This is an optimization exercise on Yosys and OpenROAD, whose aim is small area, not a production implementation. The RTL was checked by simulation tests, not by an equivalence proof against the original design. The series may have gaps, and a smaller design here may also do less where the tests do not look.

$ cat constraint.sdc
create_clock -name core_clock -period 10.0 [get_ports {clk}]
set_input_delay 2.0000 -clock core_clock [delete_from_list [all_inputs] [get_ports {clk}]]
set_output_delay 2.0000 -clock core_clock [all_outputs]
set_load 0.01 [all_outputs]
$ cat design.v
module debouncer_module
( clk, rst_n, key_in,
  key_out
);
input clk;
input rst_n;
input key_in;
output key_out;
reg key_in_dly1;
reg key_in_dly2;
reg [4:0] s;
always @ ( posedge clk or negedge rst_n )
  if( !rst_n )
    begin
      key_in_dly1 <= 1'b0;
      key_in_dly2 <= 1'b0;
    end
  else
    begin
      key_in_dly1 <= key_in;
      key_in_dly2 <= key_in_dly1;
    end
always @ ( posedge clk or negedge rst_n )
  if( !rst_n )
    s <= 5'd27;
  else if( key_in_dly2 )
    s <= 5'd0;
  else if( s != 5'd27 )
    s <= s + 1'b1;
assign key_out = ( s == 5'd26 );
endmodule
module enable_border_module
( clk, rst_n, hq, hp, cv, vact,
  enable_border
);
input clk;
input rst_n;
input [5:0] hq;
input [4:0] hp;
input [9:0] cv;
input vact;
output reg enable_border;
wire [10:0] hx = { hq, hp };
wire out_h = vact && ( hx >= { 6'd22, 5'd10 } ) && ( hx <= { 6'd33, 5'd10 } );
wire in_h  = vact && ( hx >= { 6'd23, 5'd0 } )  && ( hx <= { 6'd33, 5'd0 } );
wire out_v = ( ( cv == 10'd85 ) && ( hx >= { 6'd7, 5'd11 } ) ) ||
             ( ( cv >= 10'd86 ) && ( cv <= 10'd365 ) ) ||
             ( ( cv == 10'd366 ) && ( hx <= { 6'd7, 5'd10 } ) );
wire in_v  = ( ( cv == 10'd95 ) && ( hx >= { 6'd7, 5'd11 } ) ) ||
             ( ( cv >= 10'd96 ) && ( cv <= 10'd355 ) ) ||
             ( ( cv == 10'd356 ) && ( hx <= { 6'd7, 5'd10 } ) );
always @ ( posedge clk or negedge rst_n )
  if( !rst_n )
    enable_border <= 1'b0;
  else
    enable_border <= out_h & out_v & ~( in_h & in_v );
endmodule
module enable_fixed_square_module
( clk, rst_n, hq, hp, cv, hact, vact, mp,
  enable_fixed_square
);
input clk;
input rst_n;
input [5:0] hq;
input [4:0] hp;
input [9:0] cv;
input hact;
input vact;
input [139:0] mp;
output reg enable_fixed_square;
wire hp0 = ( hp == 5'd0 );
wire hp19 = ( hp == 5'd19 );
wire [9:0] ecol;
wire [13:0] srow;
wire [13:0] crow;
genvar gi;
generate
  for( gi = 0; gi < 10; gi = gi + 1 )
    begin: fcol
      assign ecol[gi] = vact & ( hq == 23 + gi ) & ( hp0 | hp19 );
    end
  for( gi = 0; gi < 14; gi = gi + 1 )
    begin: frow
      assign srow[gi] = hact & ( cv == 76 + 20 * gi );
      assign crow[gi] = hact & ( cv == 95 + 20 * gi );
    end
endgenerate
reg [139:0] fh;
reg [139:0] fv;
always @ ( posedge clk or negedge rst_n )
  begin: upd
    integer a, b;
    if( !rst_n )
      begin
        fh <= 140'd0;
        fv <= 140'd0;
      end
    else
      for( a = 0; a < 14; a = a + 1 )
        for( b = 0; b < 10; b = b + 1 )
          begin
            if( mp[a * 10 + b] & ecol[b] )
              fh[a * 10 + b] <= hp0;
            if( mp[a * 10 + b] & ( srow[a] | crow[a] ) )
              fv[a * 10 + b] <= srow[a];
          end
  end
always @ ( posedge clk or negedge rst_n )
  if( !rst_n )
    enable_fixed_square <= 1'b0;
  else
    enable_fixed_square <= | ( fh & fv );
endmodule
module enable_hold_square_module
( clk, rst_n, hq, hp, cv, hact, vact, hs,
  enable_hold_square
);
input clk;
input rst_n;
input [5:0] hq;
input [4:0] hp;
input [9:0] cv;
input hact;
input vact;
input [15:0] hs;
output reg enable_hold_square;
wire hp0 = ( hp == 5'd0 );
wire hp19 = ( hp == 5'd19 );
reg [15:0] oh;
reg [15:0] ov;
always @ ( posedge clk or negedge rst_n )
  begin: upd
    integer a, b;
    if( !rst_n )
      begin
        oh <= 16'd0;
        ov <= 16'd0;
      end
    else
      for( a = 0; a < 4; a = a + 1 )
        for( b = 0; b < 4; b = b + 1 )
          if( !( ( a == 0 || a == 3 ) && ( b == 0 || b == 3 ) ) && hs[a * 4 + b] )
            begin
              if( vact && ( hq == 17 + b ) && hp0 )
                oh[a * 4 + b] <= 1'b1;
              else if( vact && ( hq == 17 + b ) && hp19 )
                oh[a * 4 + b] <= 1'b0;
              if( hact && ( cv == 196 + 20 * a ) )
                ov[a * 4 + b] <= 1'b1;
              else if( hact && ( cv == 215 + 20 * a ) )
                ov[a * 4 + b] <= 1'b0;
            end
  end
always @ ( posedge clk or negedge rst_n )
  if( !rst_n )
    enable_hold_square <= 1'b0;
  else
    enable_hold_square <= | ( oh & ov );
endmodule
module enable_moving_square
( clk, rst_n, hq, hp, cv, hact, vact, c, uq, ms,
  enable_moving_square
);
input clk;
input rst_n;
input [5:0] hq;
input [4:0] hp;
input [9:0] cv;
input hact;
input vact;
input [3:0] c;
input [8:0] uq;
input [15:0] ms;
output reg enable_moving_square;
wire sync = hact & vact;
wire hp0 = ( hp == 5'd0 );
wire hp1 = ( hp == 5'd1 );
wire [5:0] dq = hq - { 2'b00, c };
wire [8:0] vx = sync ? { 1'b0, cv[9:2] } : 9'd8;
wire [1:0] vl = sync ? cv[1:0] : 2'd3;
wire [8:0] dv = vx - uq;
reg [15:0] mh;
reg [15:0] mv;
always @ ( posedge clk or negedge rst_n )
  begin: upd
    integer a, b;
    if( !rst_n )
      begin
        mh <= 16'd0;
        mv <= 16'd0;
      end
    else
      for( a = 0; a < 4; a = a + 1 )
        for( b = 0; b < 4; b = b + 1 )
          if( !( ( a == 0 || a == 3 ) && ( b == 0 || b == 3 ) ) )
            if( ms[a * 4 + b] )
              begin
                if( vact && hp1 && ( dq == 18 + b ) )
                  mh[a * 4 + b] <= 1'b1;
                else if( vact && hp0 && ( dq == 19 + b ) )
                  mh[a * 4 + b] <= 1'b0;
                if( ( vl == 2'd0 ) && ( dv == 5 * a ) )
                  mv[a * 4 + b] <= 1'b1;
                else if( ( vl == 2'd3 ) && ( dv == 5 * a + 4 ) )
                  mv[a * 4 + b] <= 1'b0;
              end
  end
always @ ( posedge clk or negedge rst_n )
  if( !rst_n )
    enable_moving_square <= 1'b0;
  else
    enable_moving_square <= | ( mh & mv );
endmodule
module enable_next_square_module
( clk, rst_n, hq, hp, cv, hact, vact, es,
  enable_next_square
);
input clk;
input rst_n;
input [5:0] hq;
input [4:0] hp;
input [9:0] cv;
input hact;
input vact;
input [15:0] es;
output reg enable_next_square;
wire hp0 = ( hp == 5'd0 );
wire hp19 = ( hp == 5'd19 );
reg [15:0] nh;
reg [15:0] nv;
always @ ( posedge clk or negedge rst_n )
  begin: upd
    integer a, b;
    if( !rst_n )
      begin
        nh <= 16'd0;
        nv <= 16'd0;
      end
    else
      for( a = 1; a < 3; a = a + 1 )
        for( b = 0; b < 4; b = b + 1 )
          if( es[a * 4 + b] )
            begin
              if( vact && ( hq == 17 + b ) && hp0 )
                nh[a * 4 + b] <= 1'b1;
              else if( vact && ( hq == 17 + b ) && hp19 )
                nh[a * 4 + b] <= 1'b0;
              if( hact && ( cv == 86 + 20 * a ) )
                nv[a * 4 + b] <= 1'b1;
              else if( hact && ( cv == 105 + 20 * a ) )
                nv[a * 4 + b] <= 1'b0;
            end
  end
always @ ( posedge clk or negedge rst_n )
  if( !rst_n )
    enable_next_square <= 1'b0;
  else
    enable_next_square <= | ( nh & nv );
endmodule
module game_display_module
( clk, rst_n, sync, ingame_sig,
  enable_border, enable_moving_square, enable_fixed_square, enable_next_square, enable_hold_square,
  red_out, green_out, blue_out
);
input clk;
input rst_n;
input sync;
input ingame_sig;
input enable_border;
input enable_moving_square;
input enable_fixed_square;
input enable_next_square;
input enable_hold_square;
output reg red_out;
output reg green_out;
output reg blue_out;
reg bg_red;
reg bg_green;
reg bg_blue;
always @ ( posedge clk or negedge rst_n )
  if( !rst_n )
    begin
      bg_red   <= 1'b0;
      bg_green <= 1'b0;
      bg_blue  <= 1'b0;
    end
  else if( sync )
    begin
      bg_red   <= enable_border | enable_next_square | enable_hold_square;
      bg_green <= enable_border | enable_next_square | enable_hold_square | enable_fixed_square;
      bg_blue  <= enable_border | enable_fixed_square;
    end
always @ ( posedge clk or negedge rst_n )
  if( !rst_n )
    begin
      red_out   <= 1'b0;
      green_out <= 1'b0;
      blue_out  <= 1'b0;
    end
  else
    begin
      red_out   <= bg_red | ( ingame_sig & enable_moving_square );
      green_out <= bg_green | enable_moving_square;
      blue_out  <= bg_blue | ( ~ingame_sig & enable_moving_square );
    end
endmodule
module game_sync_module
( clk, rst_n,
  hq, hp, cv, hact, vact, hsync_out, vsync_out
);
input clk;
input rst_n;
output reg [5:0] hq;
output reg [4:0] hp;
output reg [9:0] cv;
output hact;
output vact;
output hsync_out;
output vsync_out;
wire h_end = ( hq == 6'd40 ) && ( hp == 5'd5 );
wire [10:0] hx = { hq, hp };
always @ ( posedge clk or negedge rst_n )
  if( !rst_n )
    begin
      hq <= 6'd0;
      hp <= 5'd5;
    end
  else if( h_end )
    begin
      hq <= 6'd0;
      hp <= 5'd5;
    end
  else if( hp == 5'd19 )
    begin
      hq <= hq + 1'b1;
      hp <= 5'd0;
    end
  else
    hp <= hp + 1'b1;
always @ ( posedge clk or negedge rst_n )
  if( !rst_n )
    cv <= 10'd0;
  else if( cv == 10'd525 )
    cv <= 10'd0;
  else if( h_end )
    cv <= cv + 1'b1;
assign hact = ( hx >= { 6'd7, 5'd10 } ) && ( hx <= { 6'd39, 5'd9 } );
assign vact = ( cv >= 10'd35 ) && ( cv <= 10'd514 );
assign hsync_out = ~( ( hq < 6'd5 ) || ( ( hq == 6'd5 ) && ( hp <= 5'd1 ) ) );
assign vsync_out = ~( cv <= 10'd2 );
endmodule
module map_window
( mp, r, c,
  win
);
input [139:0] mp;
input [3:0] r;
input [3:0] c;
output reg [29:0] win;         
wire [339:0] grid;             
genvar gi;
generate
  for( gi = 0; gi < 17; gi = gi + 1 )
    begin: grows
      if( gi < 14 )
        assign grid[gi * 20 +: 20] = { 5'b11111, mp[gi * 10 +: 10], 5'b11111 };
      else if( gi == 14 )
        assign grid[gi * 20 +: 20] = 20'hfffff;
      else
        assign grid[gi * 20 +: 20] = 20'h00000;
    end
endgenerate
reg [99:0] rowv;
always @ ( * )
  begin: sel
    integer a, b, k;
    rowv = 100'd0;
    for( a = 0; a < 5; a = a + 1 )
      for( k = 0; k < 13; k = k + 1 )
        if( r == k )
          rowv[a * 20 +: 20] = grid[( k + a ) * 20 +: 20];
    win = 30'd0;
    for( a = 0; a < 5; a = a + 1 )
      for( b = 0; b < 6; b = b + 1 )
        for( k = 3; k < 14; k = k + 1 )
          if( c == k )
            win[a * 6 + b] = rowv[a * 20 + k + b - 1];
  end
endmodule
module place_mask
( ms, r, c, ld,
  place
);
input [15:0] ms;
input [3:0] r;
input [3:0] c;
input ld;
output reg [139:0] place;
reg [39:0] rowpat;
always @ ( * )
  begin: pl
    integer a, b, k;
    rowpat = 40'd0;
    for( a = 0; a < 4; a = a + 1 )
      for( b = 0; b < 10; b = b + 1 )
        for( k = 0; k < 4; k = k + 1 )
          if( !( ( a == 0 || a == 3 ) && ( k == 0 || k == 3 ) ) )
            if( ( b + 5 - k >= 3 ) && ( b + 5 - k <= 13 ) )
              rowpat[a * 10 + b] = rowpat[a * 10 + b] | ( ms[a * 4 + k] & ( c == b + 5 - k ) );
    place = 140'd0;
    for( a = 0; a < 14; a = a + 1 )
      for( k = 0; k < 4; k = k + 1 )
        if( a - k >= 0 && a - k <= 12 )
          place[a * 10 +: 10] = place[a * 10 +: 10] | ( { 10{ ld && ( r == a - k ) } } & rowpat[k * 10 +: 10] );
  end
endmodule
module tetris_control_module
( clk, rst_n, move_right, move_left, rotate_dly, change_dly,
  mp, ms, hs, es, c, uq, ig, score
);
input clk;
input rst_n;
input move_right;
input move_left;
input rotate_dly;
input change_dly;
output reg [139:0] mp;         
output reg [15:0] ms;          
output reg [15:0] hs;          
output [15:0] es;              
output reg [3:0] c;
output reg [8:0] uq;           
output reg ig;                 
output [7:0] score;
localparam [15:0] NC = 16'b0110_1111_1111_0110;
reg [3:0] r;
reg [11:0] cnt;                
reg [2:0] nt_d;                
reg ld_d;
reg fd;
reg ld;
reg go;
reg [7:0] sc;
function [15:0] shape;
  input [2:0] t;
  case( t )
    3'd0: shape = 16'b0000_0111_0010_0000;
    3'd1: shape = 16'b0000_0110_0110_0000;
    3'd2: shape = 16'b0000_0000_1111_0000;
    3'd3: shape = 16'b0000_0011_0110_0000;
    3'd4: shape = 16'b0000_0110_0011_0000;
    3'd5: shape = 16'b0000_0111_0100_0000;
    3'd6: shape = 16'b0000_1110_0010_0000;
    default: shape = 16'b0000_0110_0110_0000;
  endcase
endfunction
assign es = shape( nt_d );
reg [15:0] rot;
always @ ( * )
  begin: rt
    integer a, b;
    for( a = 0; a < 4; a = a + 1 )
      for( b = 0; b < 4; b = b + 1 )
        rot[a * 4 + b] = ms[( 3 - b ) * 4 + a];
  end
wire [29:0] win;
map_window W ( .mp(mp), .r(r), .c(c), .win(win) );
reg hit_down, hit_right, hit_left, hit_rot, hit_chg;
always @ ( * )
  begin: hits
    integer a, b;
    hit_down = 1'b0;
    hit_right = 1'b0;
    hit_left = 1'b0;
    hit_rot = 1'b0;
    hit_chg = 1'b0;
    for( a = 0; a < 4; a = a + 1 )
      for( b = 0; b < 4; b = b + 1 )
        if( NC[a * 4 + b] )
          begin
            hit_down  = hit_down  | ( ms[a * 4 + b]  & win[( a + 1 ) * 6 + b + 1] );
            hit_right = hit_right | ( ms[a * 4 + b]  & win[a * 6 + b + 2] );
            hit_left  = hit_left  | ( ms[a * 4 + b]  & win[a * 6 + b] );
            hit_rot   = hit_rot   | ( rot[a * 4 + b] & win[a * 6 + b + 1] );
            hit_chg   = hit_chg   | ( hs[a * 4 + b]  & win[a * 6 + b + 1] );
          end
  end
wire move_down_en = ~hit_down;
wire move_right_en = ~hit_right;
wire move_left_en = ~hit_left;
wire rotate_en = ~hit_rot;
wire change_en = ~hit_chg;
wire tick = ( cnt == 12'd2499 );
wire fall_down = tick & move_down_en;
always @ ( posedge clk or negedge rst_n )
  if( !rst_n )
    cnt <= 12'd0;
  else if( tick )
    cnt <= 12'd0;
  else if( ig )
    cnt <= cnt + 1'b1;
always @ ( posedge clk or negedge rst_n )
  if( !rst_n )
    begin
      fd <= 1'b0;
      ld <= 1'b0;
      ld_d <= 1'b0;
      nt_d <= 3'd0;
    end
  else
    begin
      fd <= fall_down;
      ld <= fd & ~move_down_en;
      ld_d <= ld;
      nt_d <= nt_d + ld_d;
    end
always @ ( posedge clk or negedge rst_n )
  if( !rst_n )
    begin
      ms <= 16'b0000_0111_0010_0000;
      hs <= 16'b0000_0110_0110_0000;
    end
  else if( rotate_dly && rotate_en )
    ms <= rot & NC;
  else if( change_dly && change_en )
    begin
      ms <= hs & NC;
      hs <= ms & NC;
    end
  else if( ld )
    ms <= es;
always @ ( posedge clk or negedge rst_n )
  if( !rst_n )
    begin
      r <= 4'd0;
      c <= 4'd8;
    end
  else if( ld )
    begin
      r <= 4'd0;
      c <= 4'd8;
    end
  else if( move_right && move_right_en )
    c <= c + 1'b1;
  else if( move_left && move_left_en )
    c <= c - 1'b1;
  else if( fall_down )
    r <= r + 1'b1;
always @ ( posedge clk or negedge rst_n )
  if( !rst_n )
    uq <= 9'd19;
  else if( ld )
    uq <= 9'd19;
  else if( fall_down )
    uq <= uq + 9'd5;
wire [139:0] place;
place_mask P ( .ms(ms), .r(r), .c(c), .ld(ld), .place(place) );
wire [13:0] full;
wire [13:0] shift;
genvar gi;
generate
  for( gi = 0; gi < 14; gi = gi + 1 )
    begin: frows
      assign full[gi] = & mp[gi * 10 +: 10];
      if( gi == 13 )
        assign shift[gi] = full[gi];
      else
        assign shift[gi] = full[gi] | shift[gi + 1];
    end
endgenerate
always @ ( posedge clk or negedge rst_n )
  begin: mpu
    integer a;
    if( !rst_n )
      mp <= 140'd0;
    else
      for( a = 0; a < 14; a = a + 1 )
        if( shift[a] )
          mp[a * 10 +: 10] <= ( a == 0 ) ? 10'd0 : mp[( a - 1 ) * 10 +: 10];
        else
          mp[a * 10 +: 10] <= mp[a * 10 +: 10] | place[a * 10 +: 10];
  end
always @ ( posedge clk or negedge rst_n )
  if( !rst_n )
    sc <= 8'd0;
  else if( shift[0] )
    sc <= sc + 1'b1;
assign score = sc;
always @ ( posedge clk or negedge rst_n )
  if( !rst_n )
    go <= 1'b0;
  else if( ( r == 4'd0 ) && ( c == 4'd8 ) && !move_down_en )
    go <= 1'b1;
always @ ( posedge clk or negedge rst_n )
  if( !rst_n )
    ig <= 1'b1;
  else if( go )
    ig <= 1'b0;
endmodule
module tetris_game
( clk, rst_n,
  right, left, rotateR, down,
  hsync_out, vsync_out, red_out, green_out, blue_out,
  vga_blank, vga_sync, score
);
input clk;
input rst_n;
input right;
input left;
input rotateR;
input down;
output hsync_out;
output vsync_out;
output red_out;
output green_out;
output blue_out;
output vga_blank;
output vga_sync;
output [7:0] score;
wire move_right;
wire move_left;
wire rotate_r;
wire change;
reg rotate_dly;
reg change_dly;
debouncer_module U2 ( .clk(clk), .rst_n(rst_n), .key_in(right),   .key_out(move_right) );
debouncer_module U3 ( .clk(clk), .rst_n(rst_n), .key_in(left),    .key_out(move_left) );
debouncer_module U4 ( .clk(clk), .rst_n(rst_n), .key_in(rotateR), .key_out(rotate_r) );
debouncer_module U5 ( .clk(clk), .rst_n(rst_n), .key_in(down),    .key_out(change) );
always @ ( posedge clk or negedge rst_n )
  if( !rst_n )
    begin
      rotate_dly <= 1'b0;
      change_dly <= 1'b0;
    end
  else
    begin
      rotate_dly <= rotate_r;
      change_dly <= change;
    end
wire [5:0] hq;
wire [4:0] hp;
wire [9:0] cv;
wire hact;
wire vact;
game_sync_module U13
( .clk(clk), .rst_n(rst_n), .hq(hq), .hp(hp), .cv(cv), .hact(hact), .vact(vact),
  .hsync_out(hsync_out), .vsync_out(vsync_out) );
wire [139:0] mp;
wire [15:0] ms;
wire [15:0] hs;
wire [15:0] es;
wire [3:0] c;
wire [8:0] uq;
wire ig;
tetris_control_module U6
( .clk(clk), .rst_n(rst_n), .move_right(move_right), .move_left(move_left),
  .rotate_dly(rotate_dly), .change_dly(change_dly),
  .mp(mp), .ms(ms), .hs(hs), .es(es), .c(c), .uq(uq), .ig(ig), .score(score) );
wire enable_border;
wire enable_moving_square;
wire enable_fixed_square;
wire enable_next_square;
wire enable_hold_square;
enable_border_module U7
( .clk(clk), .rst_n(rst_n), .hq(hq), .hp(hp), .cv(cv), .vact(vact),
  .enable_border(enable_border) );
enable_moving_square U8
( .clk(clk), .rst_n(rst_n), .hq(hq), .hp(hp), .cv(cv), .hact(hact), .vact(vact),
  .c(c), .uq(uq), .ms(ms), .enable_moving_square(enable_moving_square) );
enable_fixed_square_module U9
( .clk(clk), .rst_n(rst_n), .hq(hq), .hp(hp), .cv(cv), .hact(hact), .vact(vact),
  .mp(mp), .enable_fixed_square(enable_fixed_square) );
enable_next_square_module U10
( .clk(clk), .rst_n(rst_n), .hq(hq), .hp(hp), .cv(cv), .hact(hact), .vact(vact),
  .es(es), .enable_next_square(enable_next_square) );
enable_hold_square_module U11
( .clk(clk), .rst_n(rst_n), .hq(hq), .hp(hp), .cv(cv), .hact(hact), .vact(vact),
  .hs(hs), .enable_hold_square(enable_hold_square) );
game_display_module U14
( .clk(clk), .rst_n(rst_n), .sync(hact & vact), .ingame_sig(ig),
  .enable_border(enable_border), .enable_moving_square(enable_moving_square),
  .enable_fixed_square(enable_fixed_square), .enable_next_square(enable_next_square),
  .enable_hold_square(enable_hold_square),
  .red_out(red_out), .green_out(green_out), .blue_out(blue_out) );
assign vga_blank = hsync_out & vsync_out;
assign vga_sync = 1'b0;
endmodule
$ cat run.sh
#!/bin/bash
# synth_recipe.tcl (not shown) runs the flow's synth.tcl, then flattens the netlist and writes it again
# the make line also repeats each setting of config.mk as NAME=value (left out here)
make -C /OpenROAD-flow-scripts/flow DESIGN_CONFIG=/design/flow/config.mk WORK_HOME=/design/flow/orfs CLKGATE_MAP_FILE= SYNTH_SCRIPT=/design/flow/synth_recipe.tcl finish
$ cat config.mk
export PLATFORM = sky130hd
export DESIGN_NAME = tetris_game
export DESIGN_NICKNAME = tetris_game
export VERILOG_FILES = /design/flow/design.v
export SDC_FILE = /design/flow/constraint.sdc
export NUM_CORES = 8
export LEC_CHECK = 0
export ABC_AREA = 1
export CAP_MARGIN = 20
export CORE_MARGIN = 2
export CORE_UTILIZATION = 25
export PLACE_DENSITY = 0.45
export SLEW_MARGIN = 20
==> results.ini, run 1 <==
[clocking]
cts_buffers=79
cts_setup_buffers=0
cts.sinks=615
clk_pin_slew_ps=60
postCtsHoldBufs=0

[synth]
syn_area_mm2=0.0399
yosys.area.top_type=dfrtp_1
ys_seq_elements=615
synthTopCellsByArea=dfrtp_1 (37%), nand2_1 (11%), o21ai_0 (9.4%)
synth_warnings=12
synth_top_area_share_pct=36.6
yosysSeqAreaShare_pct=38.7
synthesis.nets=5709
avgSynthCellArea_um2=7.05
synth_xor_area_share_pct=0.593

[floorplan]
fp.dieArea_mm2=0.163
io_pins=21
die_w_um=403
die_h_um=403

[min_path]
min_to=U2.key_in_dly2$_DFF_PN0_
hp-start=U2.key_in_dly1$_DFF_PN0_
hold_class=reg2reg

[sta]
tightestPinTransition_ps=1300
setup_viol=0
whs_ps=347
fin_setup_tns_ps=0
hold_viol=0
clock_skew_ps=30.5
relSlewSlack_pct=13.3
fmax_ghz=0.161

[setup_path]
crit_fanout=45
worst_path_most_repeated_cell=nand2_1
cp-start-kind=flip-flop
crit_arrival_ps=6850
required_ps=10640
r2r-start=U6.r[1]$_DFFE_PN0P_

[layout]
layout_common_cells=nand2_1 (1,181), o21ai_0 (744), inv_1 (597)
final_common_cell=nand2_1
fillers=17400
fin_cells=7684
drive_above_1_share_pct=6.40

[run_status]
outcome=no timing/DRC/antenna violations

[detailed_routing]
viasPerCell=5.65
drc_errors=0
drtIter0Drc=6021

[run]
drv_cap=0

[grt]
grt_pass1_vias=40100

[placement]
placed_cells=7542

-- run 1: state kept, by name (all words and copies together), names as in the netlist, 6 cells and up --
signal and flops:
U13.cv 10, U8.mv 12, U6.hs 12, U6.sc 8
U6.mp 140, U10.nh 8, U8.mh 12, U11.oh 12
U9.fv 140, U10.nv 8, U11.ov 12, U13.hq 6
U6.uq 9, U6.cnt 12, U6.ms 12, U9.fh 140
-- run 1: worst max-delay path: cells and delay by family (launching register included) --
family	cells	cell delay, ps
adder cells (fa/ha/maj)	2	580
flip-flops	1	430
AND/OR/NAND/NOR	23	2660
buffers and inverters	6	1830
AO/OA/AOI/OAI	1	310
XOR/XNOR	1	200
-- run 1: area by class of cell --
cell class	instances	area, µm²	area share (%)
Multi-Input combinational cell	4068	20800	46.3
Clock inverter	26	300	0.668
Tap cell	2072	2590	5.77
Timing Repair Buffer	130	1060	2.37
Sequential cell	615	15400	34.3
Inverter	658	2470	5.50
Antenna cell	3	7.51	0.0167
Clock buffer	112	2240	4.99
-- run 1: worst max-delay path by stage --
stage	from	endpoint	slack, ps
finish	U6.r[1]$_DFFE_PN0P_	U6.c[3]$_DFFE_PN1P_	3790
global route	U13.cv[9]$_DFFE_PN0P_	U8.mv[11]$_DFFE_PN0P_	3240
CTS	U6.r[1]$_DFFE_PN0P_	U6.c[3]$_DFFE_PN1P_	4050
detailed placement	U6.r[1]$_DFFE_PN0P_	U6.c[3]$_DFFE_PN1P_	4060
global placement	U6.r[1]$_DFFE_PN0P_	U6.c[3]$_DFFE_PN1P_	4110
floorplan	U13.hq[1]$_DFFE_PN0P_	U8.mv[10]$_DFFE_PN0P_	5500
-- run 1: through the flow --
step / util (%) / area [µm²]
final: 28.4 / 44900
after global routing: 28.4 / 44900
after CTS: 28.4 / 44900
after detailed placement: 26.8 / 42400
after global placement: 26.7 / 42300
after floorplan: - / 39900
-- run 1: per-layer routing --
metal,up-vias,part of all wire [%],global-route usage [%]
met3,511,9.4,5.94
met2,2370,43,38.1
met5,-,0,0
li1,19200,-,-
met1,21300,43,35.1
met4,0,5.0,10.9
Figure 1. Cell sizes after repair (run 1).
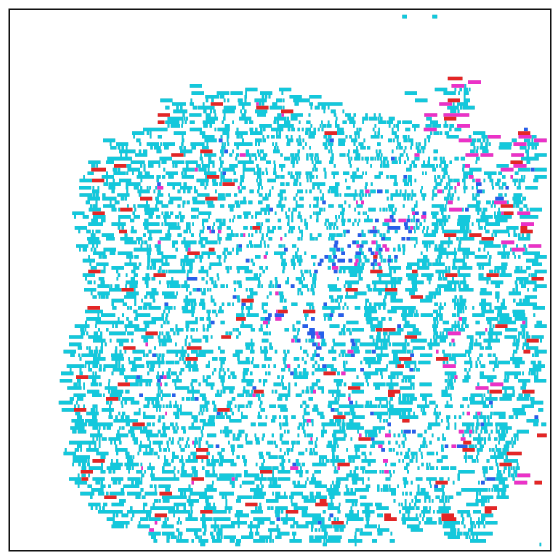
[_6 and larger] red | cells: 110
[_3 and _4 cells] blue | cells: 131
[_2 cells] magenta | cells: 118
[_0 and _1 cells] cyan | cells: 5,250
Final Worst Setup Slack: 3790 ps
area of all placed cells without fillers: 0.0449 mm²
Area Growth Syn to Fin: 12.6%
non-clock buffer total of the final layout: 130

Figure 2. Sequential cells coloured by netlist name (run 1).
Other sequential cells in the stronger grey, the rest of the logic in the fainter grey.
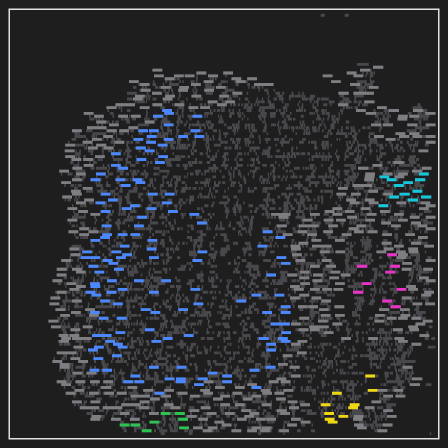
[`U6.mp`] blue | sequential cells: 140
[`U13.cv`] yellow | sequential cells: 10 | where: lower right
[`U6.hs`] cyan | sequential cells: 12 | where: middle right
[`U6.uq`] magenta | sequential cells: 9
[`U6.sc`] green | sequential cells: 8
not coloured: 436
sequential share of cell area: 34.3%
Storage cell area: 0.0154 mm²
fin util: 28.4%

Figure 3. Supply voltage drop heat map (run 1).
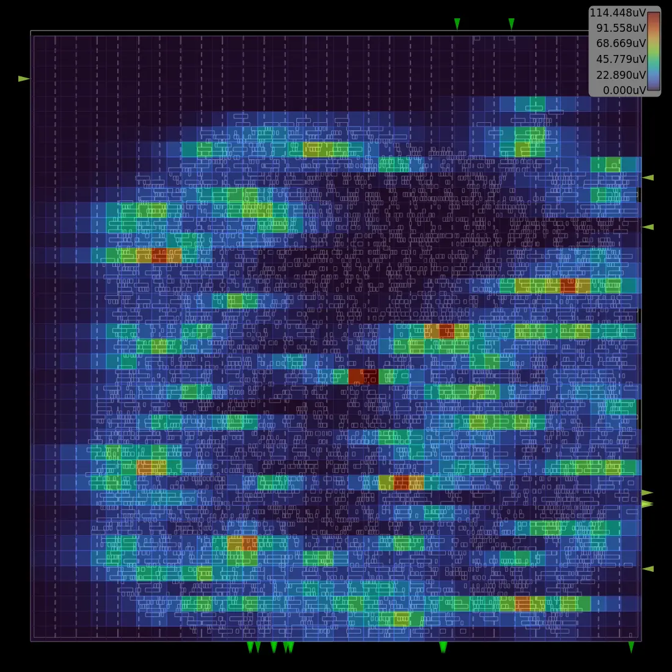

--- run 2 (diff from run 1) ---
--- a/design.v
+++ b/design.v
@@ -20,14 +20,16 @@
       key_in_dly1 <= key_in;
       key_in_dly2 <= key_in_dly1;
     end
+assign key_out = ( s == 5'b10101 );
 always @ ( posedge clk or negedge rst_n )
   if( !rst_n )
-    s <= 5'd27;
+    s <= 5'd0;
   else if( key_in_dly2 )
+    s <= 5'd1;
+  else if( key_out )
     s <= 5'd0;
-  else if( s != 5'd27 )
-    s <= s + 1'b1;
-assign key_out = ( s == 5'd26 );
+  else
+    s <= { s[3:0], s[4] ^ s[2] };
 endmodule
 module enable_border_module
 ( clk, rst_n, hq, hp, cv, vact,
@@ -357,10 +359,10 @@
 input [3:0] r;
 input [3:0] c;
 output reg [29:0] win;         
-wire [339:0] grid;             
+wire [399:0] grid;             
 genvar gi;
 generate
-  for( gi = 0; gi < 17; gi = gi + 1 )
+  for( gi = 0; gi < 20; gi = gi + 1 )
     begin: grows
       if( gi < 14 )
         assign grid[gi * 20 +: 20] = { 5'b11111, mp[gi * 10 +: 10], 5'b11111 };
@@ -370,21 +372,35 @@
         assign grid[gi * 20 +: 20] = 20'h00000;
     end
 endgenerate
+reg [159:0] t;
 reg [99:0] rowv;
+reg [44:0] tc;
 always @ ( * )
   begin: sel
     integer a, b, k;
+    t = 160'd0;
+    for( a = 0; a < 8; a = a + 1 )
+      for( k = 0; k < 4; k = k + 1 )
+        if( r[3:2] == k )
+          t[a * 20 +: 20] = grid[( 4 * k + a ) * 20 +: 20];
     rowv = 100'd0;
     for( a = 0; a < 5; a = a + 1 )
-      for( k = 0; k < 13; k = k + 1 )
-        if( r == k )
-          rowv[a * 20 +: 20] = grid[( k + a ) * 20 +: 20];
+      for( k = 0; k < 4; k = k + 1 )
+        if( r[1:0] == k )
+          rowv[a * 20 +: 20] = t[( k + a ) * 20 +: 20];
     win = 30'd0;
+    tc = 45'd0;
+    for( a = 0; a < 5; a = a + 1 )
+      for( b = 0; b < 9; b = b + 1 )
+        for( k = 0; k < 4; k = k + 1 )
+          if( c[3:2] == k && 4 * k + b - 1 >= 0 && 4 * k + b - 1 < 20 )
+            tc[a * 9 + b] = rowv[a * 20 + 4 * k + b - 1];
     for( a = 0; a < 5; a = a + 1 )
       for( b = 0; b < 6; b = b + 1 )
-        for( k = 3; k < 14; k = k + 1 )
-          if( c == k )
-            win[a * 6 + b] = rowv[a * 20 + k + b - 1];
+        for( k = 0; k < 4; k = k + 1 )
+          if( c[1:0] == k )
+            win[a * 6 + b] = tc[a * 9 + k + b];
+    win = win & 30'b001100_011110_111111_111111_011110;
   end
 endmodule
 module place_mask
@@ -397,21 +413,33 @@
 input ld;
 output reg [139:0] place;
 reg [39:0] rowpat;
+reg [27:0] sh1;
+reg [69:0] u;
 always @ ( * )
   begin: pl
     integer a, b, k;
+    sh1 = 28'd0;
+    for( a = 0; a < 4; a = a + 1 )
+      for( b = 0; b < 7; b = b + 1 )
+        for( k = 0; k < 4; k = k + 1 )
+          if( b - k >= 0 && b - k <= 3 && !( ( a == 0 || a == 3 ) && ( b - k == 0 || b - k == 3 ) ) )
+            sh1[a * 7 + b] = sh1[a * 7 + b] | ( ms[a * 4 + b - k] & ( c[1:0] == k ) );
     rowpat = 40'd0;
     for( a = 0; a < 4; a = a + 1 )
       for( b = 0; b < 10; b = b + 1 )
         for( k = 0; k < 4; k = k + 1 )
-          if( !( ( a == 0 || a == 3 ) && ( k == 0 || k == 3 ) ) )
-            if( ( b + 5 - k >= 3 ) && ( b + 5 - k <= 13 ) )
-              rowpat[a * 10 + b] = rowpat[a * 10 + b] | ( ms[a * 4 + k] & ( c == b + 5 - k ) );
+          if( b + 5 - 4 * k >= 0 && b + 5 - 4 * k <= 6 )
+            rowpat[a * 10 + b] = rowpat[a * 10 + b] | ( sh1[a * 7 + b + 5 - 4 * k] & ( c[3:2] == k ) );
+    u = 70'd0;
+    for( a = 0; a < 7; a = a + 1 )
+      for( k = 0; k < 4; k = k + 1 )
+        if( a - k >= 0 && a - k <= 3 )
+          u[a * 10 +: 10] = u[a * 10 +: 10] | ( { 10{ r[1:0] == k } } & rowpat[( a - k ) * 10 +: 10] );
     place = 140'd0;
     for( a = 0; a < 14; a = a + 1 )
       for( k = 0; k < 4; k = k + 1 )
-        if( a - k >= 0 && a - k <= 12 )
-          place[a * 10 +: 10] = place[a * 10 +: 10] | ( { 10{ ld && ( r == a - k ) } } & rowpat[k * 10 +: 10] );
+        if( a - 4 * k >= 0 && a - 4 * k <= 6 )
+          place[a * 10 +: 10] = place[a * 10 +: 10] | ( { 10{ ld && ( r[3:2] == k ) } } & u[( a - 4 * k ) * 10 +: 10] );
   end
 endmodule
 module tetris_control_module
==> flow/run.sh (new file) <==
#!/bin/bash
# Own layout flow: the ORFS layout, with two changes:
#  - synthesis maps the logic with the ABC script in abc.script (area-oriented
#    &dch/&nf mapping) in place of ORFS's abc_area.script; everything else in
#    synthesis is the standard flow's own script (registers and their names are unchanged);
#  - layout knobs from knobs.mk.
# Each tool's full output is kept in a log file in this folder (make_*.log and
# ORFS's own logs under orfs/logs).
set -euo pipefail
W=$(pwd)
F=$W/flow
ORFS_RESULTS=$W/orfs/results/$FLOW_PLATFORM/tetris_game/base

# synthesis: ORFS's synth.tcl with our ABC script
grep -q '^  log_cmd abc {\*}\$abc_args$' "$FLOW_HOME/scripts/synth.tcl"
sed 's|^  log_cmd abc {\*}\$abc_args$|  set abc_args [lreplace $abc_args [expr {[lsearch -exact $abc_args -script] + 1}] [expr {[lsearch -exact $abc_args -script] + 1}] '"$F"'/abc.script]\n  log_cmd abc {*}$abc_args|' \
  "$FLOW_HOME/scripts/synth.tcl" > "$W/synth_own.tcl"
grep -q 'source $::env(SCRIPTS_DIR)/synth.tcl' "$W/synth_recipe.tcl"
sed "s|source \$::env(SCRIPTS_DIR)/synth.tcl|source $W/synth_own.tcl|" "$W/synth_recipe.tcl" > "$W/own_synth.tcl"

KNOBS=$(grep -v '^#' "$F/knobs.mk" | tr '\n' ' ')
make -C "$FLOW_HOME" DESIGN_CONFIG="$FLOW_CONFIG" WORK_HOME="$W/orfs" CLKGATE_MAP_FILE= \
  SYNTH_SCRIPT="$W/own_synth.tcl" $KNOBS finish > "$W/make_finish.log" 2>&1

: # left out here: write the final layout as DEF
==> flow/abc.script (new file) <==
strash
&get -n
&fraig -x
&put
dc2
strash
&get -n
&dch -f
&nf -R 1000
&put
==> flow/knobs.mk (new file) <==
CORE_UTILIZATION=50
PLACE_DENSITY=0.65
CORE_MARGIN=2
CAP_MARGIN=20
SLEW_MARGIN=20
CTS_BUF_LIST=sky130_fd_sc_hd__clkbuf_16
CTS_CLUSTER_SIZE=20
CTS_CLUSTER_DIAMETER=50
==> standard.sh (new file) <==
#!/bin/bash
# synth_recipe.tcl (not shown) runs the flow's synth.tcl, then flattens the netlist and writes it again
# the make line also repeats each setting of config.mk as NAME=value (left out here)
make -C /OpenROAD-flow-scripts/flow DESIGN_CONFIG=/design/flow/config.mk WORK_HOME=/design/flow/orfs CLKGATE_MAP_FILE= SYNTH_SCRIPT=/design/flow/synth_recipe.tcl "${@:-finish}"
--- a/config.mk
+++ b/config.mk
@@ -5,7 +5,6 @@
 export SDC_FILE = /design/flow/constraint.sdc
 export NUM_CORES = 8
 export LEC_CHECK = 0
-export ABC_AREA = 1
 export CAP_MARGIN = 20
 export CORE_MARGIN = 2
 export CORE_UTILIZATION = 25
removed: run.sh
Figure 4. Supply voltage drop heat map (run 2).
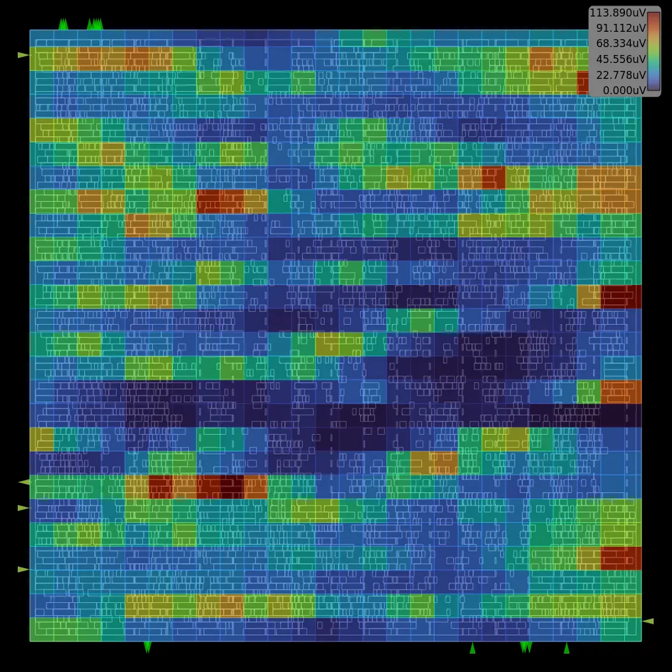

Figure 5. Cell classes on the final placement (run 2).
The bar under the picture is 100 µm long.
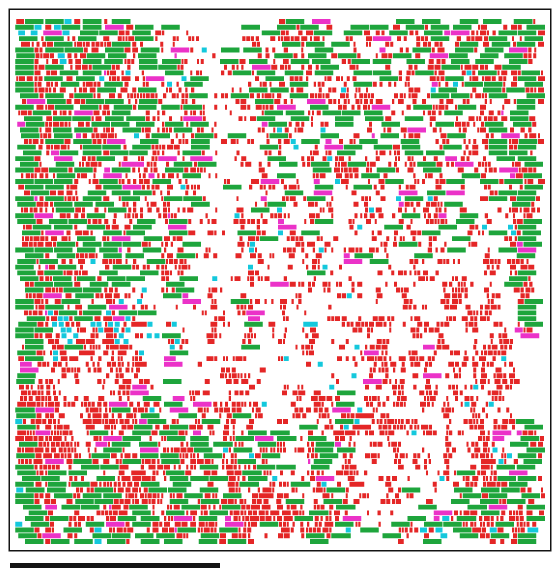
[flops] green | cells: 615 | share of their area: 44%
[clock drivers and dummy loads] magenta | cells: 120 | share of their area: 6.3%
[combinational and other logic] red | cells: 2,880 | share of their area: 48%
[other buffers and delay cells] cyan | cells: 113 | share of their area: 2.6%
area of all placed cells without fillers: 0.0365 mm²
core box area: 0.0632 mm²

==> results.ini, run 2 <==
[run_status]
outcome=no timing/DRC/antenna violations

[floorplan]
die_h_um=257  ; -36%
io_pins=21  ; unchanged
die_w_um=257  ; -36%
fp.dieArea_mm2=0.0661  ; -59%

[synth]
ys_seq_elements=615  ; unchanged
yosysMostFrequentCell=dfrtp_1
yosysSeqAreaShare_pct=48.1  ; +9.4 points
ys_top_cells_by_count=dfrtp_1 (600), nand2_1 (500), a21oi_1 (484)
synth_xor_area_share_pct=1.01  ; +0.42 points
syn_area_mm2=0.0320  ; -20%
synthTopCellsByArea=dfrtp_1 (47%), a21oi_1 (7.6%), nand2_1 (5.9%)
avgSynthCellArea_um2=9.16  ; +30%
synth_top_area_share_pct=46.9  ; +10 points
yosys.area.top_type=dfrtp_1
synth_warnings=13  ; +1
synthesis.nets=3542  ; -38%

[layout]
fillers=5437  ; -69%
fin_cells=4581  ; -40%
nets=3723
layout_common_cells=dfrtp_1 (600), nand2_1 (497), a21oi_1 (484)
drive_above_1_share_pct=6.97  ; +0.57 points
top_regs=U6.mp (140), U9.fh (140), U9.fv (140)
multi_input_area_mm2=0.0166  ; -20%
seq_area_mm2=0.0154  ; -0.13%
post-route-util_pct=57.7  ; +29 points
final_common_cell=dfrtp_1
syn_to_final_growth_pct=13.9

[placement]
place_hpwl_um=113000
dpl_cell_area_mm2=0.0342  ; -19%
placed_cells=4452  ; -41%
routabilityCongestion=1.12

[setup_path]
crit_arrival_ps=8260  ; +1410 ps
cp-start-kind=flip-flop
crit_fanout=24  ; -47%
required_ps=10560  ; -80 ps

[sta]
relSlewSlack_pct=9.81  ; -3.5 points
fmax_ghz=0.130  ; -19%
fin_setup_tns_ps=0  ; unchanged
whs_ps=358  ; +10.7 ps
setup_viol=0  ; unchanged
worst_slack_ps=2300  ; -1490 ps
tightestPinTransition_ps=1350  ; +51.0 ps
hold_viol=0  ; unchanged

[min_path]
hold_class=reg2reg

[clocking]
postCtsHoldBufs=0  ; unchanged
cts.sinks=615  ; unchanged
clk_pin_slew_ps=80  ; +20 ps
cts_setup_buffers=0  ; unchanged
cts_buffers=67  ; -15%

[detailed_routing]
dr.pass1.iters=10
drtIter0Drc=6673  ; +11%
viasPerCell=7.63  ; +35%
drc_errors=0  ; unchanged

[run]
drv_cap=0  ; unchanged

[grt]
antenna_found_initial=15
grt_pass1_vias=32700  ; -18%

[run 2: cell count changes in the layout (fill, tap and decap cells not counted), moves of 63 or more]
cell / delta
a31oi_1: +159
a222oi_1: +63
o22ai_1: -68
a21oi_1: +124
nand3_1: -246
a22o_1: +190
inv_1: -593
a22oi_1: +72
nor2_1: -115
o21ai_0: -567
nand2_1: -684
nand4_1: -76
[run 2: worst paths after layout]
check	start	end	slack (ps)	depth (start not counted)
max	U6.mp[137]$_DFF_PN0_	U6.sc[7]$_DFFE_PN0N_	2300	25
min	U3.key_in_dly1$_DFF_PN0_	U3.key_in_dly2$_DFF_PN0_	360	0
max reg2reg	U6.mp[137]$_DFF_PN0_	U6.sc[7]$_DFFE_PN0N_	2300	25
min reg2reg	U3.key_in_dly1$_DFF_PN0_	U3.key_in_dly2$_DFF_PN0_	360	0
max in group asynchronous	rst_n	U13.hp[3]$_DFF_PN0_	6530	3
min in group asynchronous	rst_n	U6.cnt[7]$_DFFE_PN0P_	1320	1
[run 2: cell type report]
cell class                 count  area share [%]
multi-input combinational   2814            45.5
antenna                        7          0.0480
clock buffer                  67            4.60
sequential                   615            42.3
timing repair buffer         113            2.50
inverter                      66           0.679
tap                          846            2.90
clock inverter                53            1.56
[run 2: worst max-delay path, stage by stage, from the launching register on]
cell and delay, ps:
dfrtp_1 470, nand4_1 160, nor2_1 60, nand3_1 80, buf_4 180, a21boi_1 180, buf_4 260, o21ai_1 110
buf_4 230, a21oi_1 190, o31a_1 330, o31a_1 190, buf_4 240, o31a_1 200, o31a_1 140, buf_4 260
o31a_1 180, buf_4 260, o31a_1 660, o31a_1 710, o31a_1 770, o31a_1 750, o31ai_2 340, and3_1 310
nand4_1 140, xnor2_1 150
[run 2: layer usage]
layer / track usage, % / routed length (µm)
met3: 21.2 / 25200
met1: 61.4 / 59100
met2: 65.6 / 64500
met5: 0.877 / 141
met4: 28.3 / 11900
--- run 3 (diff from run 2) ---
==> flow/knobs.mk (replaced) <==
CORE_UTILIZATION=50
PLACE_DENSITY=0.65
CORE_MARGIN=2
CAP_MARGIN=20
SLEW_MARGIN=20
CTS_BUF_LIST=sky130_fd_sc_hd__clkbuf_8
CTS_CLUSTER_SIZE=14
CTS_CLUSTER_DIAMETER=40
Figure 6. Supply voltage drop heat map (run 3).
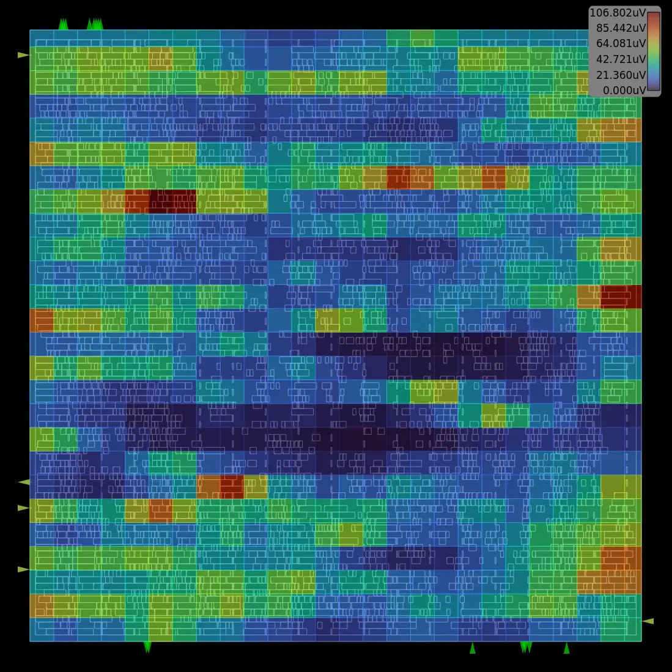

==> results.ini, run 3 <==
[run_status]
outcome=no timing/DRC/antenna violations

[synth]
syn_area_mm2=0.0320  ; unchanged
yosysSeqAreaShare_pct=48.1  ; unchanged
synth_top_area_share_pct=46.9  ; unchanged
synthTopCellsByArea=dfrtp_1 (47%), a21oi_1 (7.6%), nand2_1 (5.9%)

[setup_path]
crit_arrival_ps=8370  ; +110 ps
crit_fanout=24  ; unchanged
cp_slowest_cell=o31a_1
crit_path_max_incr_delay_ps=750  ; -20 ps
cp_top_family=compound AO/OA/AOI/OAI gates
crit_cells=25  ; unchanged

[sta]
fin_setup_tns_ps=0  ; unchanged
relSlewSlack_pct=10.9  ; +1.1 points
hold_viol=0  ; unchanged
fmax_ghz=0.130  ; +0.38%

[min_path]
hold_depth=0  ; unchanged

[layout]
nets=3750  ; +0.73%
top_regs=U6.mp (140), U9.fh (140), U9.fv (140)
syn_to_final_growth_pct=13.8  ; about the same
seq_area_mm2=0.0154  ; unchanged
nonClockBufferCount=113  ; unchanged
final_common_cell=dfrtp_1
largest_cell_class=multi-input gates
fillers=5419  ; -0.33%
layout_common_cells=dfrtp_1 (600), nand2_1 (497), a21oi_1 (484)
seq_area_share_pct=42.3  ; about the same

[run]
drv_cap=0  ; unchanged

[grt]
antenna_found_initial=14  ; -1
grt_busiest_layer=met2

[detailed_routing]
dr.pass1.iters=10  ; unchanged

[clocking]
clk_pin_slew_ps=90  ; about the same
cts_buffers=94  ; +40%

[floorplan]
die_h_um=257  ; unchanged
core_mm2=0.0632  ; unchanged

Figure 7. Clock network drawn from the DEF (run 3).
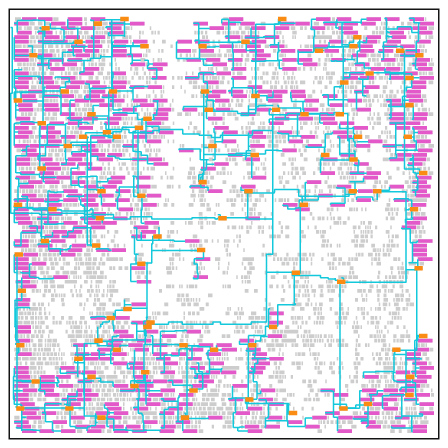
[clock drivers] orange | count: 94
[clock wires] cyan | length: 8,150 µm
[flip-flops] magenta | count: 615
routed clock nets: 95
flops lie: spread over the die
Skew-Pair Late Insertion Delay: 780 ps
clock skew: 46.1 ps

run 3: through the flow:
step | worst slack [ps] | instance area, µm² | std cells | util [%]
6_report | 2330 | 36400 | 4641 | 57.7
5_1_grt | 1960 | 36400 | 4631 | 57.6
3_3_place_gp | 2350 | 34200 | 4452 | 54.1
3_5_place_dp | 2740 | 34200 | 4452 | 54.1
4_1_cts | 2680 | 36400 | 4625 | 57.6
2_1_floorplan | 464 | 32000 | 3496 | -
run 3: kinds of logic (layout without fill, tap and decap cells):
family | after synthesis | count (layout) | share of synthesized area, %
AOI/OAI and AO/OA | 1546 | 1546 | 32.1
xor gates and xnor gates | 37 | 37 | 1.01
muxes | 3 | 3 | 0.0977
buffers and inverters | 67 | 352 | 0.797
and+or+nand+nor | 1187 | 1187 | 16.3
DFF | 615 | 615 | 48.1
adders and majority gates | 40 | 40 | 1.63
other | 1 | 15 | 0.0117
run 3: path summary, 6_finish.rpt:
path | start | end
max | U6.mp[134]$_DFF_PN0_ | U6.sc[7]$_DFFE_PN0N_
min | U4.key_in_dly1$_DFF_PN0_ | U4.key_in_dly2$_DFF_PN0_
max reg2reg | U6.mp[134]$_DFF_PN0_ | U6.sc[7]$_DFFE_PN0N_
min reg2reg | U4.key_in_dly1$_DFF_PN0_ | U4.key_in_dly2$_DFF_PN0_
max in group asynchronous | rst_n | U13.hp[3]$_DFF_PN0_
min in group asynchronous | rst_n | U6.cnt[8]$_DFFE_PN0P_
run 3: worst reg2reg max path: stages, from the launching register on:
cell and delay, ps:
dfrtp_1 490, nand4_1 140, nor2_1 50, nand3_1 80, buf_4 180, a21boi_1 180
buf_4 260, o21ai_1 120, buf_4 230, a21oi_1 200, o31a_1 340, o31a_1 200
buf_4 240, o31a_1 210, o31a_1 140, buf_4 260, o31a_1 200, buf_4 280
o31a_1 670, o31a_1 720, o31a_1 740, o31a_1 760, o31ai_2 350, and3_1 310
nand4_1 140, xnor2_1 130
run 3: metal layers:
metal  share of wire, %  up-vias  routed length (µm)
li1                   -    14100                   -
met5               0.14        -                 230
met2                 40     3012               64400
met4                7.5       14               12000
met3                 15      710               24600
met1                 37    17100               59200
--- run 4 (diff from run 3) ---
==> flow/knobs.mk (replaced) <==
CORE_UTILIZATION=25
PLACE_DENSITY=0.45
CORE_MARGIN=2
CAP_MARGIN=20
SLEW_MARGIN=20
Figure 8. Cell classes on the final placement (run 4).
The bar under the picture is 100 µm long.
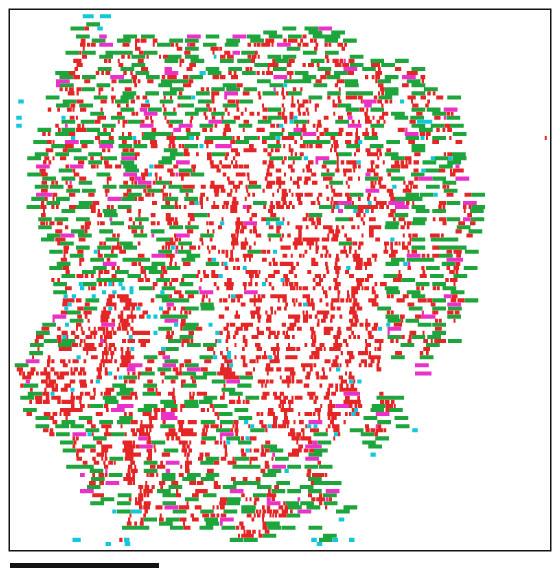
[clock drivers and dummy loads] magenta | cells: 137 | share of their area: 7.2%
[combinational and other logic] red | cells: 2,880 | share of their area: 47%
[other buffers and delay cells] cyan | cells: 130 | share of their area: 3.0%
[flops] green | cells: 615 | share of their area: 43%
core box area: 0.127 mm²
fin util: 29.9%
# rows: 131
area of all placed cells without fillers: 0.0380 mm²
sequential share of cell area: 40.5%

==> results.ini, run 4 <==
[layout]
top_regs=U6.mp (140), U9.fh (140), U9.fv (140)
syn_to_final_growth_pct=18.8
drive_above_1_share_pct=7.89
final_common_cell=dfrtp_1
fin_cells=5424  ; +17%
layout_common_cells=dfrtp_1 (600), nand2_1 (498), a21oi_1 (483)
nets=3749  ; -0.027%
seq_area_mm2=0.0154  ; unchanged
fillers=13300  ; +150%

[detailed_routing]
viasPerCell=6.11
dr.pass1.iters=12  ; +2
drc_errors=0
drt-wirelength-per-cell_um=30.2

[min_path]
hp-start=U4.key_in_dly1$_DFF_PN0_
hold_class=reg2reg
hold_depth=0  ; unchanged
min_to=U4.key_in_dly2$_DFF_PN0_

[clocking]
cts_buffers=76  ; -19%
clk_pin_slew_ps=60  ; -30 ps
clk_latency_ps=710  ; -70 ps
cts.sinks=615

[placement]
dpl_worst_slack_ps=2620  ; -124 ps
placed_cells=5285  ; +19%

[setup_path]
crit_arrival_ps=8360  ; about the same
crit_path_max_incr_delay_ps=880  ; +130 ps
worst_path_most_repeated_cell=o31a_1
cp_top_family=compound AO/OA/AOI/OAI gates
cp_slowest_cell=o31a_1
path_buf_inv=5
r2r-start=U6.mp[139]$_DFF_PN0_
crit_fanout=21  ; -13%
timing.rr.end=U6.sc[6]$_DFFE_PN0N_

[synth]
yosysSeqAreaShare_pct=48.1  ; unchanged
yosysUniqueCellTypes=65
syn-instance-count=3496
synthTopCellsByArea=dfrtp_1 (47%), a21oi_1 (7.6%), nand2_1 (5.9%)
async_flop_share_pct=100
syn_area_mm2=0.0320  ; unchanged
synth_top_area_share_pct=46.9  ; unchanged

[sta]
hold_viol=0  ; unchanged
relSlewSlack_pct=15.1  ; +4.1 points
fin_setup_tns_ps=0  ; unchanged
fmax_ghz=0.129  ; -0.98%
worst_slack_ps=2260  ; -76.2 ps
clock_skew_ps=71.2  ; +25.1 ps
tightestPinTransition_ps=1260
post-route-min-period_ps=7740

[floorplan]
io_pins=21
die_h_um=362  ; +41%
fp.dieArea_mm2=0.131

[grt]
globalRouteOverflowTotal=0
antenna_found_initial=14  ; unchanged
grt_max_degree=121

[run_status]
outcome=no timing/DRC/antenna violations

[run]
drv_cap=0  ; unchanged

Figure 9. Supply voltage drop heat map (run 4).
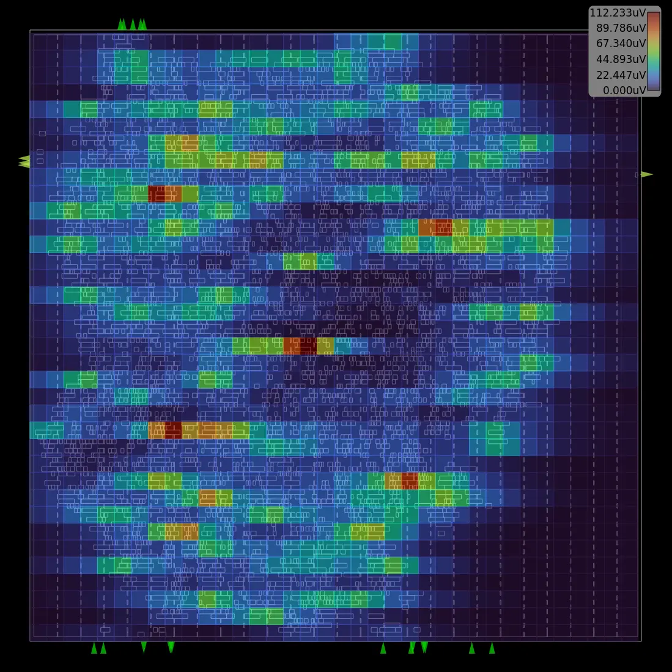

==> run 4: cell counts after synthesis <==
No cell type changed its count.
==> run 4: stage by stage <==
step | hold slack [ps] | cell area (µm²)
finish | 350 | 38000
global placement | 337 | 35400
floorplan | 331 | 32000
global route | 365 | 38000
detailed placement | 340 | 35400
CTS | 353 | 38000
==> run 4: worst max path at each step <==
stage	from	to	slack, ps	cells past startpoint
2_1_floorplan	U6.mp[139]$_DFF_PN0_	U6.sc[6]$_DFFE_PN0N_	460	19
3_3_place_gp	U6.mp[139]$_DFF_PN0_	U6.sc[6]$_DFFE_PN0N_	2630	24
3_5_place_dp	U6.mp[139]$_DFF_PN0_	U6.sc[6]$_DFFE_PN0N_	2620	24
4_1_cts	U6.mp[139]$_DFF_PN0_	U6.sc[6]$_DFFE_PN0N_	2590	24
5_1_grt	U6.mp[139]$_DFF_PN0_	U6.sc[6]$_DFFE_PN0N_	1930	24
6_report	U6.mp[139]$_DFF_PN0_	U6.sc[6]$_DFFE_PN0N_	2260	24
==> run 4: kinds of logic (layout without fill, tap and decap cells) <==
group	count (synthesis)	after routing	synth area share (%)
multiplexers	3	3	0.0977
buffers and inverters	67	333	0.797
other	1	1	0.0117
flip-flops	615	615	48.1
adder cells (fa/ha/maj)	40	40	1.63
XOR/XNOR	37	37	1.01
AND/OR/NAND/NOR	1187	1187	16.3
AO/OA/AOI/OAI	1546	1546	32.1
==> run 4: metal layers <==
metal | track usage (%) | wire length [µm] | vias to the layer above
met5 | 0 | 80 | -
met4 | 12.1 | 9090 | 14
met3 | 7.82 | 18200 | 497
met2 | 35.0 | 68100 | 2031
met1 | 32.7 | 68500 | 16500
li1 | - | - | 14100
==> run 4: final cells by class <==
| cell class | count | area share (%) |
|---|---|---|
| tap | 1662 | 5.47 |
| inverter | 66 | 0.652 |
| sequential | 615 | 40.5 |
| multi-input combinational | 2814 | 43.8 |
| timing repair buffer | 130 | 2.79 |
| clock buffer | 103 | 5.64 |
| clock inverter | 34 | 1.13 |

## Gallery

Cell sizes after repair.
picture 1
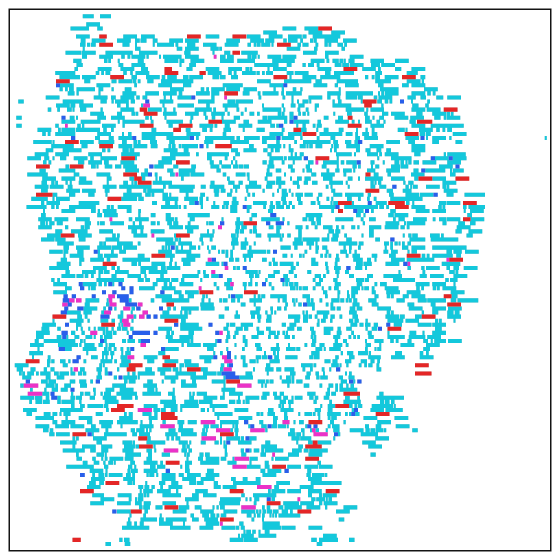
picture 2
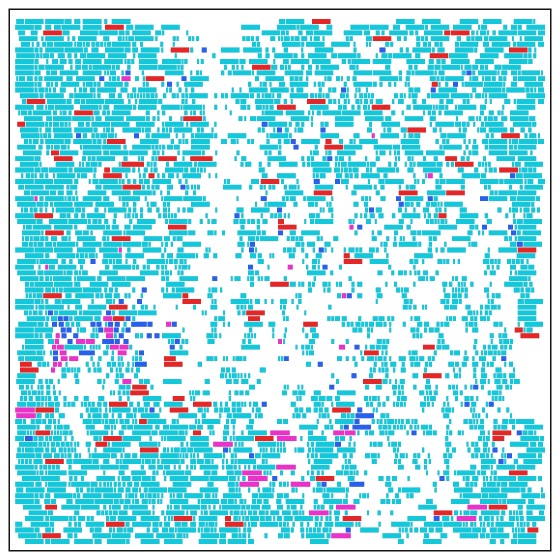
run 4 -> picture 1
run 2 -> picture 2


==> screenshots <==
Clock network drawn from the DEF.
shot_01.png
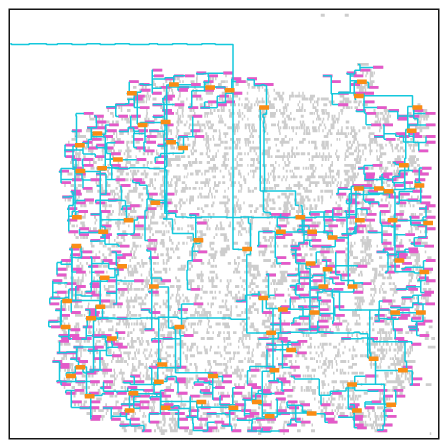
shot_02.png
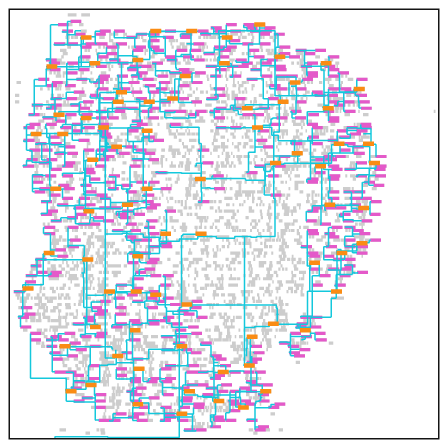
shot_03.png
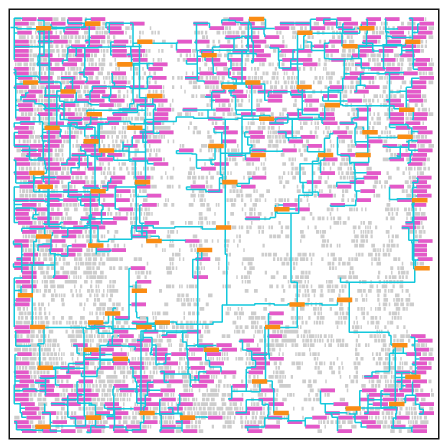
- run 4 = shot_02.png
- run 2 = shot_03.png
- run 1 = shot_01.png

Key to shot_02.png:
[flip-flops] magenta | count: 615
[clock drivers] orange | count: 76
[clock wires] cyan | length: 10,000 µm
flops lie: spread over the die
routed clock nets: 77

==> afterwards: timing with drivers on the ports <==
The results above use ideal ports. As a check the final layouts listed here were re-extracted and re-timed, cells and wires unchanged. Step 1, drivers: a clkbuf_16 drives clk and a buf_2 each remaining input, both assumed. Step 2 times the ports against the registers' clock, not the clock port: input delays grow and output delays shrink by t, the midpoint of the rising clock arrivals with the driver on. Slacks: no drivers / after step 1 / after step 2; pairs: no drivers / after step 1.
| run | t, ns | slack for setup (ns) | worst setup path after step 2 | latest minus earliest clock arrival (ns) | worst register clock-pin slew, ns |
|---|---|---|---|---|---|
| run 1 | 0.790 | 3.792 / 3.792 / 3.792 | register to register | 0.032 / 0.033 | 0.06 / 0.06 |
| run 2 | 0.702 | 2.302 / 2.302 / 2.302 | register to register | 0.040 / 0.040 | 0.08 / 0.08 |
| run 3 | 0.820 | 2.332 / 2.332 / 2.332 | register to register | 0.046 / 0.046 | 0.09 / 0.09 |
| run 4 | 0.744 | 2.255 / 2.255 / 2.255 | register to register | 0.071 / 0.071 | 0.08 / 0.08 |
After both steps setup and hold are still met in every run listed.
